This design comes from an exercise in tuning for small area and a short achievable clock period on the open sky130 flow, not from production work. Only simulation tests tie the RTL to the original design; equivalence was not proved. The series may have gaps, and a smaller design here may also do less where the tests do not look.

[config.mk]
export PLATFORM = sky130hd
export DESIGN_NAME = Sorter
export DESIGN_NICKNAME = Sorter
export VERILOG_FILES = /design/flow/design.v
export SDC_FILE = /design/flow/constraint.sdc
export NUM_CORES = 4
export LEC_CHECK = 0
export CAP_MARGIN = 20
export CORE_MARGIN = 2
export CORE_UTILIZATION = 40
export SLEW_MARGIN = 20
[design.v]
module SubModule (
  input wire clk,
  input wire rst,
  input wire [7:0] data,
  input wire [7:0] addr,
  input wire [7:0] feed_in,
  input wire [7:0] feed_in_addr,
  output reg [7:0] feed_out,
  output reg [7:0] feed_out_addr,
  output reg [7:0] ab,
  output reg [7:0] b
);
  wire comparator = feed_in >= b;
  always @ (posedge clk or posedge rst) begin 
    if (rst) begin
      b <= 'b0;
    end
    else if (comparator) begin 
      b <= feed_in;
      ab <= feed_in_addr;
    end 
  end
  always @ (*) begin 
    feed_out = comparator ? b : data;
    feed_out_addr = comparator ? ab : addr;
  end
endmodule 
module Sorter # (
  parameter N = 64
)(
  input wire clk,                       
  input wire rst,                        
  input wire [7:0] data,                 
  input wire [7:0] addr,                 
  output reg [N*8 - 1:0] sorted_data,    
  output reg [N*8 - 1:0] sorted_addr     
); 
  wire [7:0] out_array_data [0:N-1];
  wire [7:0] out_array_addr [0:N-1];
  integer i;
  always @(*) begin 
    for (i = 0; i < N; i = i + 1) begin 
      sorted_data[7+8*i -:8] = out_array_data[i];
      sorted_addr[7+8*i -:8] = out_array_addr[i];
    end
  end
  wire [7:0] feed_outs [0:N-1];
  wire [7:0] feed_out_addrs [0:N-1];
  SubModule u_SubModule_0 (
    .clk              (clk),
    .rst              (rst),
    .data             (data),
    .addr             (addr),
    .feed_in          (data),
    .feed_in_addr     (addr),
    .feed_out         (feed_outs[0]),
    .feed_out_addr    (feed_out_addrs[0]),
    .ab               (out_array_addr[0]),
    .b                (out_array_data[0])
  );
  genvar j;
  generate
    for (j = 1; j < N; j = j + 1) begin : G
      SubModule u_SubModule_0 (
        .clk              (clk),
        .rst              (rst),
        .data             (data),
        .addr             (addr),
        .feed_in          (feed_outs[j-1]),        
        .feed_in_addr     (feed_out_addrs[j-1]),
        .feed_out         (feed_outs[j]),
        .feed_out_addr    (feed_out_addrs[j]),
        .ab               (out_array_addr[j]),
        .b                (out_array_data[j])
      );
    end
  endgenerate
endmodule
[run.sh]
#!/bin/bash
# synth_recipe.tcl (not shown) runs the flow's synth.tcl, then flattens the netlist and writes it again
# the make line also repeats each setting of config.mk as NAME=value (left out here)
make -C /OpenROAD-flow-scripts/flow DESIGN_CONFIG=/design/flow/config.mk WORK_HOME=/design/flow/orfs CLKGATE_MAP_FILE= SYNTH_SCRIPT=/design/flow/synth_recipe.tcl finish
[constraint.sdc]
create_clock -name core_clock -period 140.0 [get_ports {clk}]
set_input_delay 28.0000 -clock core_clock [delete_from_list [all_inputs] [get_ports {clk}]]
set_output_delay 28.0000 -clock core_clock [all_outputs]
set_load 0.01 [all_outputs]
==> impl_metrics.csv, run 1 <==
group,metric,value,unit
layout,clock_area_share,5.173,%
logic_synthesis,netlist_area,0.05868,mm²
layout,biggestRegsByFlops,"G.u_SubModule_0.ab: 504 flops, G.u_SubModule_0.b: 504 flops",
logic_synthesis,share_of_the_synthesized_area_in_the_top_cell_type,26.21,%
logic_synthesis,postSynthRegisterBits,1024,
die,fp-row-count,140,
clocking,cts_setup_buffers,0,
clocking,cts_resized,0,
global_routing,grt-ovfl-total,0,
logic_synthesis,post_synth_inst_count,4462,
drt,detail_route.iter0.violations,2706,
drt,wl_met2,107.1,mm
layout,seq-cell-share,37.46,%
logic_synthesis,ys_top_cells_by_count,"1366 x mux2_2, 512 x dfrtp_1, 512 x edfxtp_1, 512 x ha_1, 452 x inv_1",
logic_synthesis,synth_simple_gate_area_share,2.827,%
worst_setup_path,endpoint_type_of_the_worst_setup_path,"flip-flop",
worst_setup_path,worst-endpoint-required,140.43,ns
global_routing,largest_net_degree_at_the_start_of_global_routing,134,
worst_setup_path,crit_path_max_fanout,32,
hold_path,holdCritPathClass,"flip-flop to flip-flop",
place,dp_hpwl,168.7,mm
logic_synthesis,post_synthesis_net_count,4992,
hold_path,worst_hold_path.num_cells,1,
flow_run,cap_violations,0,
worst_setup_path,worstSetupPathType,"input pin to flip-flop",
place,gp_routability_congestion,0.9039,
sta,timing.final.crit_period,131.35,ns
worst_setup_path,crit_family,"compound AO/OA/AOI/OAI gates",
global_routing,grt_total_usage,29.27,%
layout,nFlopsAndLatches,1024,
layout,n_antenna_cell,4,
die,die_area,0.1498,mm²
layout,proportion_of_cell_area_occupied_by_multi_input_gates,37.15,%
clocking,path_clk_slew,0.06,ns
sta,slew_headroom,25.33,%
sta,finalSetupViolCount,0,
logic_synthesis,synth_cell_type_count,41,
global_routing,grt_antenna_before_repair,15,
global_routing,grtUsageMet2,48.68,%
drt,detail_route.vias_per_cell,5.537,
die,fp.dieW,387.0,µm
layout,final.fill_count,12648,
logic_synthesis,ys_dominant_reg_cell,"edfxtp_1",
global_routing,first_pass_grt_wire_length,318.8,mm
drt,dr.pass1.iters,5,
worst_setup_path,crit_path_top_delay_cell,"a221oi_1",
layout,layout.nets,5988,
clocking,post_cts_hold_buffer_count,0,
layout,syn2layout_area_growth,28.23,%
worst_setup_path,critPathMaxStageDelay,0.75,ns
worst_setup_path,ff2ff_path_depth,355,
sta,finalHoldViolCount,0,
sta,fmax,7.613,MHz
worst_setup_path,worst_ep_arrival_time,131.79,ns
die,tapCellCount,1917,
worst_setup_path,worst-path-stages,357,
worst_setup_path,crit-reg2reg-capture,"G[63].u_SubModule_0.ab[0]$_DFFE_PP_",
logic_synthesis,synth_sequential_area_ratio,48.03,%
sta,hold_slack,0.5522,ns
drt,totalWireLength,226.3,mm
worst_setup_path,critical_path.n_buffers_inverters,38,
die,die_h,387.0,µm
outcome,outcome,"finished clean",
logic_synthesis,synthXorXnorAreaFrac,0,%
logic_synthesis,synth.area.top_cells,"mux2_2 26%, edfxtp_1 26%, dfrtp_1 22%",
sta,fin_tns_setup,0,ns
sta,worst_slack,8.649,ns
worst_setup_path,r2r_start,"u_SubModule_0.b[0]$_DFFE_PP0P_",
clocking,clock_tree.buffer_depth,3,
global_routing,grt-busiest-layer,"met2",
drt,highest_layer,"met5",
layout,finalInstanceArea,0.07525,mm²
place,placement.setup.worst_slack,7.888,ns
worst_setup_path,cp-start-kind,"input pin",
clocking,cts.htree.levels,3,
drt,antenna_left,0,
layout,register_area,0.02819,mm²
logic_synthesis,synthAdderAreaFrac,10.92,%
place,place.detailed.instances,7254,
sta,finalCritPeriodShare,93.82,%
sta,worst-slew-pin-transition,1.120,ns
layout,final_common_cell,"mux2_2",
layout,clock_buffers,147,
layout,non_clock_buffer_area_share,14.76,%
layout,non_clock_inverter_count,452,
layout,final_cells,7484,
die,initial_utilization,40.27,%
sta,rsz_0062_raised_after_global_routing,"false",
layout,post_route_cells_drive_above_1_share,30.97,%
clocking,insertion_delay,0.76,ns
drt,detail_route.wirelength.met1,90.62,mm
place,placedInstanceArea,0.07131,mm²
logic_synthesis,async_s_r_ff_share_synth,50.00,%
drt,met3_wire_length,16.92,mm
drt,routed-via-count,41442,
layout,most-common-layout-cells,"1366 x mux2_2, 1025 x clkdlybuf4s50_1, 512 x edfxtp_1, 512 x dfrtp_1, 512 x ha_1",
clocking,total_cts_buffers,117,
logic_synthesis,synth.area.mux_share,27.47,%
worst_setup_path,cp-startpoint,"data[0]",
layout,multi_input_comb_area,0.02795,mm²
layout,largest_cell_class,"flip-flops and latches",
logic_synthesis,synth.avg_cell_area,13.15,µm²
logic_synthesis,yosysTopAreaCell,"mux2_2",
layout,num-nonclk-buffers,1129,
clocking,cts_root_buffer,"clkbuf_16",
logic_synthesis,synth_most_common_cell,"mux2_2",
logic_synthesis,synth_enable_flop_cells,512,
global_routing,globalRouteMet1Util,35.47,%
hold_path,worst_hold_startpoint,"G[63].u_SubModule_0.b[7]$_DFFE_PP0P_",
sta,clock-skew-final,0.03646,ns
worst_setup_path,crit_path_frequent_cell,"ha_1",
clocking,clock_sink_count,1024,
sta,final_max_slew_viol_count,0,
logic_synthesis,synth_top_family_by_area,"multiplexers",
global_routing,vias_in_the_first_global_route,41955,
drt,drc_markers,0,
layout,num-multi-input-gates,2734,
logic_synthesis,synthesis.yosys.warnings,2,
drt,detailed_route_wire_length_per_cell,30.24,µm
hold_path,min_to,"G[63].u_SubModule_0.b[7]$_DFFE_PP0P_",
global_routing,global_route.usage.met3,7.419,%
clocking,cts_tree,"yes",
logic_synthesis,synth-compound-area-share,5.904,%
worst_setup_path,timing.critical_path.to,"G[63].u_SubModule_0.ab[0]$_DFFE_PP_",
worst_setup_path,regToRegSetupSlack,36.11,ns
Figure 1. Routed metal, one colour a layer (run 1).
Drawn at 1 px/µm. Two of the layers only.
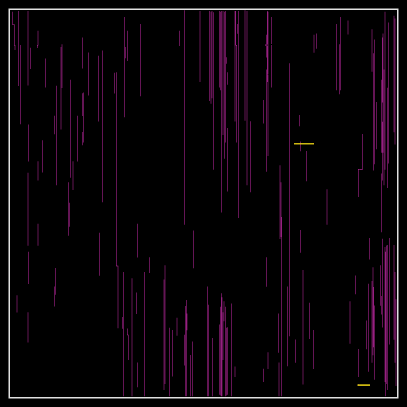
| colour | layer | wire length |
|---|---|---|
| magenta | metal 4 | 11600 µm |
| yellow | metal 5 | 29.4 µm |

Figure 2. Port wiring (run 1).
Drawn at 1 px/µm.
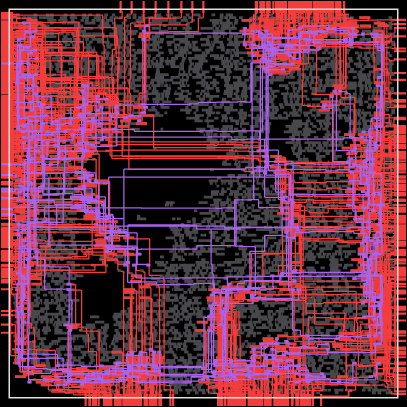
| colour | port | bits | direction | edge | end cells | wire |
|---|---|---|---|---|---|---|
| purple | addr | 8 | input | left | 512 | 18400 µm |
| red | sorted_addr | 512 | output | 179 left, 137 right, 125 bottom, 71 top | 512 | 46.2 mm |
input/output buffers: 1041
I/O pin cnt: 1042

Figure 3. Placement by cell class (run 1).
Drawn at 1 px/µm. Fill, decap, tap and diode cells in grey.
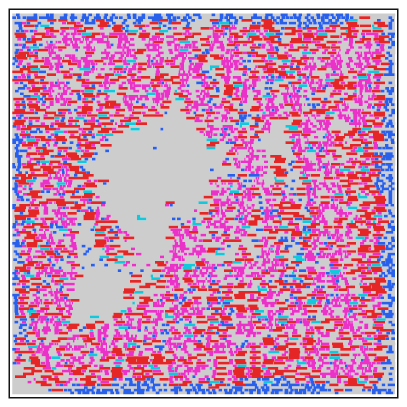
| colour | class | cells | share of their area |
|---|---|---|---|
| magenta | combinational and other logic | 3186 | 41% |
| red | flops | 1024 | 39% |
| blue | other buffers and delay cells | 1129 | 15% |
| cyan | clock drivers and dummy loads | 224 | 5.3% |
floorplan core area: 0.1457 mm²
core occupancy in the finished layout: 51.63%

Figure 4. Clock network drawn from the DEF (run 1).
Drawn at 1 px/µm.
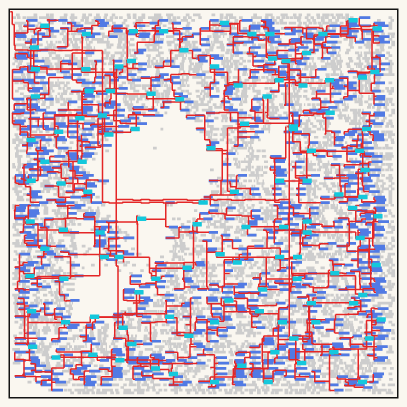

## Run 2: what changed since run 1
==> design.v (replaced) <==
module SorterAoi222 (input wire a1, a2, b1, b2, c1, c2, output wire y);
  assign y = ~((a1 & a2) | (b1 & b2) | (c1 & c2));
endmodule
module SorterAoi22 (input wire a1, a2, b1, b2, output wire y);
  assign y = ~((a1 & a2) | (b1 & b2));
endmodule
module SorterInv (input wire a, output wire y);
  assign y = ~a;
endmodule
module SorterNor2 (input wire a, b, output wire y);
  assign y = ~(a | b);
endmodule
module SorterAnd2 (input wire a, b, output wire y);
  assign y = a & b;
endmodule
module SorterMaj3 (input wire a, b, c, output wire y);
  assign y = (a & b) | (a & c) | (b & c);
endmodule
module SorterLt8 (input wire [7:0] nd, input wire [7:0] b, output wire lt);
  wire [8:1] nc;
  SorterAnd2 u0 (.a(nd[0]), .b(b[0]), .y(nc[1]));
  genvar k;
  generate
    for (k = 1; k < 8; k = k + 1) begin : C
      SorterMaj3 u (.a(nd[k]), .b(b[k]), .c(nc[k]), .y(nc[k+1]));
    end
  endgenerate
  assign lt = nc[8];
endmodule
module SorterSel8 (input wire sh, ins, hold, input wire [7:0] p, d, s,
                   output wire [7:0] f);
  genvar k;
  generate
    for (k = 0; k < 8; k = k + 1) begin : B
      wire n;
      SorterAoi222 ua (.a1(sh), .a2(p[k]), .b1(ins), .b2(d[k]), .c1(hold), .c2(s[k]), .y(n));
      SorterInv ui (.a(n), .y(f[k]));
    end
  endgenerate
endmodule
module SorterSel8First (input wire ins, hold, input wire [7:0] d, s,
                        output wire [7:0] f);
  genvar k;
  generate
    for (k = 0; k < 8; k = k + 1) begin : B
      wire n;
      SorterAoi22 ua (.a1(ins), .a2(d[k]), .b1(hold), .b2(s[k]), .y(n));
      SorterInv ui (.a(n), .y(f[k]));
    end
  endgenerate
endmodule
module Sorter # (
  parameter N = 64
)(
  input wire clk,                       
  input wire rst,                        
  input wire [7:0] data,                 
  input wire [7:0] addr,                 
  output reg [N*8 - 1:0] sorted_data,    
  output reg [N*8 - 1:0] sorted_addr     
);
  reg  [7:0] b  [0:N-1];                 
  reg  [7:0] ab [0:N-1];                 
  wire [7:0] nb [0:N-1];                 
  wire [7:0] nab [0:N-1];
  wire [N-1:0] lt;                       
  wire [N-1:0] ge;                       
  wire [N-1:0] ins;                      
  wire [7:0] ndata;
  genvar k;
  generate
    for (k = 0; k < 8; k = k + 1) begin : D
      SorterInv u (.a(data[k]), .y(ndata[k]));
    end
  endgenerate
  genvar j;
  generate
    for (j = 0; j < N; j = j + 1) begin : G
      SorterLt8 u_cmp (.nd(ndata), .b(b[j]), .lt(lt[j]));
      SorterInv u_ge (.a(lt[j]), .y(ge[j]));
      if (j == 0) begin : F
        assign ins[j] = ge[j];
        SorterSel8First u_d (.ins(ins[j]), .hold(lt[j]), .d(data), .s(b[j]), .f(nb[j]));
        SorterSel8First u_a (.ins(ins[j]), .hold(lt[j]), .d(addr), .s(ab[j]), .f(nab[j]));
      end else begin : S
        SorterNor2 u_ins (.a(lt[j]), .b(ge[j-1]), .y(ins[j]));
        SorterSel8 u_d (.sh(ge[j-1]), .ins(ins[j]), .hold(lt[j]),
                        .p(b[j-1]), .d(data), .s(b[j]), .f(nb[j]));
        SorterSel8 u_a (.sh(ge[j-1]), .ins(ins[j]), .hold(lt[j]),
                        .p(ab[j-1]), .d(addr), .s(ab[j]), .f(nab[j]));
      end
      always @ (posedge clk or posedge rst) begin
        if (rst)
          b[j] <= 8'd0;
        else
          b[j] <= nb[j];
      end
      always @ (posedge clk) begin
        ab[j] <= nab[j];
      end
    end
  endgenerate
  integer i;
  always @(*) begin
    for (i = 0; i < N; i = i + 1) begin
      sorted_data[8*i +: 8] = b[i];
      sorted_addr[8*i +: 8] = ab[i];
    end
  end
endmodule
--- a/config.mk
+++ b/config.mk
@@ -11 +11,2 @@
 export SLEW_MARGIN = 20
+export SYNTH_HIERARCHICAL = 1
Figure 5. Clock network drawn from the DEF (run 2).
Drawn at 1 px/µm.
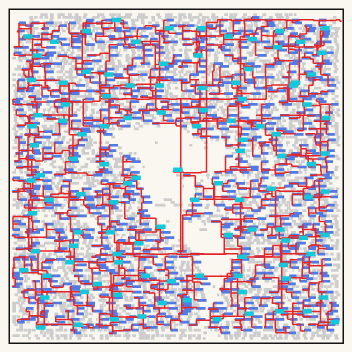
[blue] flip-flops | count: 1024
[red] clock wires | length: 13700 µm
[cyan] clock drivers | count: 111
routed clock nets: 112

==> run 2 against run 1 <==
- worst setup slack better by 99 ns
- via count up 1.2%
==> impl_metrics.csv, run 2 <==
group,metric,value,unit
clocking,clock_tree.buffer_depth,3,
die,initial_utilization,40.31,%
place,placedInstanceArea,0.05557,mm²
worst_setup_path,crit_family,"adder cells",
logic_synthesis,synth_enable_flop_cells,0,
global_routing,vias_in_the_first_global_route,38844,
clocking,cts_setup_buffers,0,
logic_synthesis,synth.avg_cell_area,11.60,µm²
worst_setup_path,cp-startpoint,"data[0]",
layout,clock_area_share,6.451,%
layout,non_clock_inverter_count,1096,
global_routing,global_route.usage.met3,12.30,%
global_routing,globalRouteMet1Util,44.71,%
layout,proportion_of_cell_area_occupied_by_multi_input_gates,26.96,%
die,die_area,0.1105,mm²
clocking,path_clk_slew,0.07,ns
drt,highest_layer,"met4",
global_routing,grt-ovfl-total,0,
drt,detailed_route_wire_length_per_cell,33.35,µm
worst_setup_path,crit_path_frequent_cell,"maj3_2",
layout,nFlopsAndLatches,1024,
layout,biggestRegsByFlops,"ab: 512 flops, b: 512 flops",
worst_setup_path,critPathMaxStageDelay,0.52,ns
worst_setup_path,crit_path_max_fanout,64,
global_routing,grt_antenna_before_repair,4,
logic_synthesis,post_synthesis_net_count,3737,
drt,detail_route.iter0.violations,8732,
drt,drc_markers,0,
layout,layout.nets,4928,
logic_synthesis,post_synth_inst_count,3719,
logic_synthesis,synth-compound-area-share,23.85,%
clocking,cts_resized,0,
clocking,total_cts_buffers,111,
logic_synthesis,synth_most_common_cell,"inv_1",
clocking,post_cts_hold_buffer_count,0,
clocking,cts.htree.levels,3,
layout,final.fill_count,9422,
logic_synthesis,postSynthRegisterBits,1024,
sta,finalSetupViolCount,0,
worst_setup_path,critical_path.n_buffers_inverters,5,
outcome,outcome,"finished clean",
layout,post_route_cells_drive_above_1_share,14.71,%
worst_setup_path,crit-reg2reg-capture,"b[33][3]$_DFF_PP0_",
global_routing,first_pass_grt_wire_length,300.5,mm
logic_synthesis,share_of_the_synthesized_area_in_the_top_cell_type,29.69,%
hold_path,worst_hold_startpoint,"ab[63][0]$_DFF_P_",
layout,n_antenna_cell,0,
layout,clock_buffers,186,
drt,dr.pass1.iters,12,
worst_setup_path,cp-start-kind,"input pin",
logic_synthesis,yosysTopAreaCell,"dfrtp_1",
logic_synthesis,synth_simple_gate_area_share,1.476,%
drt,routed-via-count,41919,
global_routing,grt-busiest-layer,"met2",
clocking,cts_tree,"yes",
worst_setup_path,crit_path_top_delay_cell,"inv_4",
logic_synthesis,synth.area.top_cells,"dfrtp_1 30%, dfxtp_1 24%, a222oi_1 23%",
die,ioPinCount,1042,
die,fp.dieW,332.4,µm
drt,detail_route.wirelength.met1,77.70,mm
layout,largest_cell_class,"flip-flops and latches",
layout,num-multi-input-gates,1599,
worst_setup_path,worstSetupPathType,"input pin to flip-flop",
layout,finalInstanceArea,0.05951,mm²
Figure 6. Placement by cell class (run 2).
Drawn at 1.5 px/µm. Fill, decap, tap and diode cells in grey.
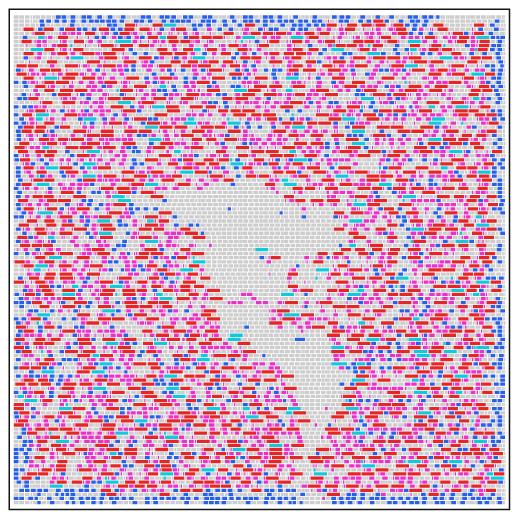
| colour | class | cells | share of their area |
|---|---|---|---|
| red | flops | 1024 | 40% |
| blue | other buffers and delay cells | 1078 | 18% |
| magenta | combinational and other logic | 2695 | 35% |
| cyan | clock drivers and dummy loads | 212 | 6.6% |

## Run 3: what changed since run 2
==> flow/run.sh (new file) <==
#!/bin/bash
# Layout flow: the standard ORFS flow (standard.sh), in three parts, with
# these changes:
#  - after the standard synthesis (unchanged), gates are sized by their load:
#    ABC's maj3_2 / a22oi_2 go back to drive strength 1, and the gates that
#    drive a whole place (the comparator's last majority gate, the ge inverter,
#    the insert nor) go up (size.tcl);
#  - the ports are buffered with sky130_fd_sc_hd__buf_1 instead of the
#    default clkdlybuf4s50_1;
#  - after placement, one timing repair pass aims a little past the worst
#    setup slack found there (repair.tcl), then the cells are legalized;
#  - the clock tree uses clkbuf_8, clusters of up to 16 flip-flops and no
#    dummy loads.
# Each tool's output goes to a log file of its own in this folder.
set -euo pipefail
W=$(pwd)
F=$W/flow
R=$W/orfs/results/sky130hd/Sorter/base
export RESULTS=$R
PORTBUF="BUFFER_PORTS_ARGS=-buffer_cell sky130_fd_sc_hd__buf_1"

bash standard.sh synth > "$W/log_synth.txt" 2>&1
openroad -no_init -exit "$F/size.tcl" > "$W/log_size.txt" 2>&1

bash standard.sh "$PORTBUF" place > "$W/log_place.txt" 2>&1
openroad -no_init -exit "$F/repair.tcl" > "$W/log_repair.txt" 2>&1

bash standard.sh "$PORTBUF" \
  "CTS_ARGS=-sink_clustering_enable -repair_clock_nets -buf_list sky130_fd_sc_hd__clkbuf_8 -root_buf sky130_fd_sc_hd__clkbuf_8 -sink_clustering_size 16 -sink_clustering_max_diameter 50 -dont_use_dummy_load" \
  finish > "$W/log_finish.txt" 2>&1
==> flow/repair.tcl (new file) <==
# One setup repair pass on the placed design, aiming DELTA ns past the worst
# slack found, then legalize the placement.
set DELTA 0.75
read_liberty $::env(FLOW_HOME)/platforms/sky130hd/lib/sky130_fd_sc_hd__tt_025C_1v80.lib
read_db $::env(RESULTS)/3_place.odb
read_sdc $::env(RESULTS)/3_place.sdc
source $::env(FLOW_HOME)/platforms/sky130hd/setRC.tcl
set_dont_use {sky130_fd_sc_hd__probe_p_8 sky130_fd_sc_hd__probec_p_8 sky130_fd_sc_hd__lpflow_*}
estimate_parasitics -placement
report_design_area
set wns [sta::time_sta_ui [sta::worst_slack_cmd max]]
puts "worst setup slack before: $wns"
repair_timing -setup -setup_margin [expr {$wns + $DELTA}] -repair_tns 100 -skip_last_gasp -verbose
estimate_parasitics -placement
puts "worst setup slack after: [sta::time_sta_ui [sta::worst_slack_cmd max]]"
report_design_area
detailed_placement
check_placement -verbose
write_db $::env(RESULTS)/3_place.odb
==> flow/size.tcl (new file) <==
# Resize gates of the synthesized netlist by the number of loads they drive.
read_db $::env(RESULTS)/1_synth.odb
set db [ord::get_db]
set block [[$db getChip] getBlock]
proc fanout {inst} {
  foreach it [$inst getITerms] {
    if {[$it isOutputSignal]} {
      set n [$it getNet]
      if {$n eq "NULL"} { return 0 }
      return [expr {[llength [$n getITerms]] - 1}]
    }
  }
  return 0
}
# from, to, and the load count from which the rule applies (-1: always)
set rules {
  sky130_fd_sc_hd__maj3_2  sky130_fd_sc_hd__maj3_1  -1
  sky130_fd_sc_hd__a22oi_2 sky130_fd_sc_hd__a22oi_1 -1
  sky130_fd_sc_hd__maj3_1  sky130_fd_sc_hd__maj3_2  10
  sky130_fd_sc_hd__inv_1   sky130_fd_sc_hd__inv_4   10
  sky130_fd_sc_hd__nor2_1  sky130_fd_sc_hd__nor2_2  10
}
foreach {from to minfo} $rules {
  set m [$db findMaster $to]
  set k 0
  foreach inst [$block getInsts] {
    if { [[$inst getMaster] getName] eq $from && [fanout $inst] >= $minfo } {
      $inst swapMaster $m
      incr k
    }
  }
  puts "swapped $k $from -> $to"
}
write_db $::env(RESULTS)/1_synth.odb
==> standard.sh (new file) <==
#!/bin/bash
# synth_recipe.tcl (not shown) runs the flow's synth.tcl, then flattens the netlist and writes it again
# the make line also repeats each setting of config.mk as NAME=value (left out here)
make -C /OpenROAD-flow-scripts/flow DESIGN_CONFIG=/design/flow/config.mk WORK_HOME=/design/flow/orfs CLKGATE_MAP_FILE= SYNTH_SCRIPT=/design/flow/synth_recipe.tcl "${@:-finish}"
--- a/config.mk
+++ b/config.mk
@@ -9,3 +9,4 @@
 export CORE_MARGIN = 2
-export CORE_UTILIZATION = 40
+export CORE_UTILIZATION = 30
+export PLACE_DENSITY = 0.5
 export SLEW_MARGIN = 20
removed: run.sh
==> run 3 against run 2 <==
- critical path depth down 1
- non-clock buffer count down 3
- largest cell class unchanged
- maximum frequency up 2.3%
- first-iteration DRC count up 1.5%
- flip-flop and latch count unchanged
- synthesized cell count unchanged
- register-to-register slack better by 0.14 ns
- core utilization down 19 points
- highest routed layer is now met5
- final cell count up 6.3%
- count of clock-buffer cells in the layout down 56
==> impl_metrics.csv, run 3 <==
group,metric,value,unit
outcome,outcome,"finished clean",
layout,nFlopsAndLatches,1024,
drt,highest_layer,"met5",
layout,multi_input_comb_area,0.01557,mm²
layout,post_route_cells_drive_above_1_share,7.697,%
die,initial_utilization,30.28,%
die,fp.dieW,382.3,µm
layout,final.fill_count,14651,
global_routing,first_pass_grt_wire_length,308.7,mm
clocking,post_cts_hold_buffer_count,0,
clocking,clock_tree.buffer_depth,3,
die,coreArea,0.1418,mm²
logic_synthesis,synth_most_common_cell,"inv_1",
logic_synthesis,synth_simple_gate_area_share,1.476,%
die,die_area,0.1461,mm²
worst_setup_path,crit_path_max_fanout,45,
global_routing,grt-busiest-layer,"met2",
layout,biggestRegsByFlops,"ab: 512 flops, b: 512 flops",
logic_synthesis,synth.area.top_cells,"dfrtp_1 30%, dfxtp_1 24%, a222oi_1 23%",
drt,detailed_route_wire_length_per_cell,32.54,µm
drt,detail_route.iter0.violations,8866,
clocking,cts_resized,0,
global_routing,vias_in_the_first_global_route,38936,
drt,detail_route.wirelength.met1,87.62,mm
global_routing,grtUsageMet2,45.41,%
worst_setup_path,crit_path_frequent_cell,"maj3_1",
logic_synthesis,post_synth_inst_count,3719,
logic_synthesis,synth_top_family_by_area,"compound AO/OA/AOI/OAI gates",
clocking,path_clk_slew,0.08,ns
layout,finalInstanceArea,0.05137,mm²
die,fp-row-count,138,
worst_setup_path,worstSetupPathType,"input pin to flip-flop",
drt,routed-via-count,41839,
logic_synthesis,ys_dominant_reg_cell,"dfxtp_1",
logic_synthesis,postSynthRegisterBits,1024,
place,placedInstanceArea,0.04954,mm²
layout,num-multi-input-gates,1599,
worst_setup_path,crit-reg2reg-capture,"ab[31][6]$_DFF_P_",
worst_setup_path,cp-start-kind,"input pin",
logic_synthesis,synth_enable_flop_cells,0,
logic_synthesis,synth.avg_cell_area,11.54,µm²
logic_synthesis,yosysTopAreaCell,"dfrtp_1",
layout,n_antenna_cell,4,
layout,clock_area_share,3.483,%
clocking,cts_root_buffer,"clkbuf_8",
worst_setup_path,crit_family,"adder cells",
logic_synthesis,share_of_the_synthesized_area_in_the_top_cell_type,29.69,%
sta,finalSetupViolCount,0,
clocking,cts_setup_buffers,0,
drt,dr.pass1.iters,14,
global_routing,largest_net_degree_at_the_start_of_global_routing,138,
layout,clock_buffers,130,
die,ioPinCount,1042,
clocking,total_cts_buffers,130,
logic_synthesis,post_synthesis_net_count,3737,
worst_setup_path,critPathMaxStageDelay,0.48,ns
worst_setup_path,critical_path.n_buffers_inverters,5,
layout,largest_cell_class,"flip-flops and latches",
drt,drc_markers,0,
layout,proportion_of_cell_area_occupied_by_multi_input_gates,30.31,%
layout,non_clock_inverter_count,1096,
logic_synthesis,synth-compound-area-share,23.85,%
clocking,cts.htree.levels,4,
Figure 7. Clock network drawn from the DEF (run 3).
Drawn at 1 px/µm.
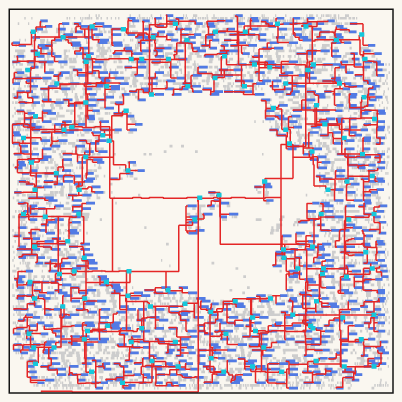
clock insertion delay at the later pin of the skew report: 0.90 ns
worst clock skew on the final layout: 0.09639 ns

Figure 8. Routing congestion map (run 3).
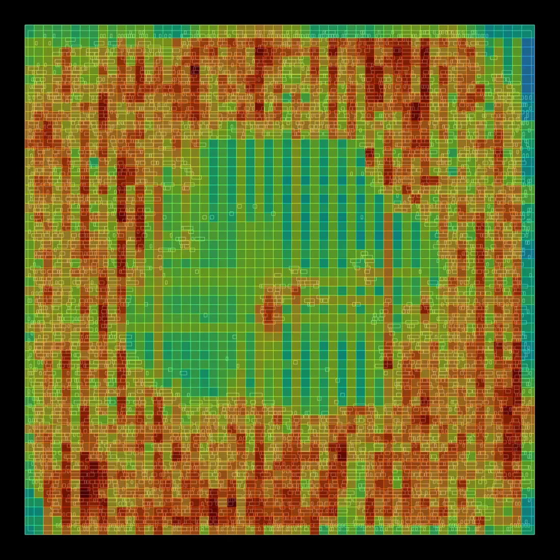
met3 Resource Use GR: 8.418%
global-route met1 utilization: 36.87%
GRT Total Usage: 28.85%

==> static timing again, ports no longer ideal <==
The results above use ideal ports. As a check the final layouts listed here were re-extracted and re-timed, cells and wires unchanged.
Step 1 sets driving cells, clkbuf_16 on the clock port and buf_2 on the other inputs (assumed; they add their load-dependent delay and slew).
Step 2 adds t to the input delays and takes it off the output delays; t is the mean of the earliest and latest rising clock arrival at the registers after step 1. Input paths then give back, and output paths get back, about the clock's delay inside the block.
Three values: no drivers, after step 1, after step 2; two values: the first two.
run | shift t [ns] | setup WS [ns] | slew at the worst register clock pin (ns) | pins driven straight from the clock port
run 1 | 0.822 | 8.648 / 8.701 / 7.879 | 0.07 / 0.07 | 1
run 2 | 0.776 | 107.304 / 107.337 / 106.561 | 0.07 / 0.07 | 1
run 3 | 0.922 | 108.054 / 108.067 / 107.144 | 0.10 / 0.10 | 1
After both steps every run listed still meets setup and hold. The setup slack of run 3, which loses most, moves by +0.013 ns with the drivers and by -0.910 ns with both steps.
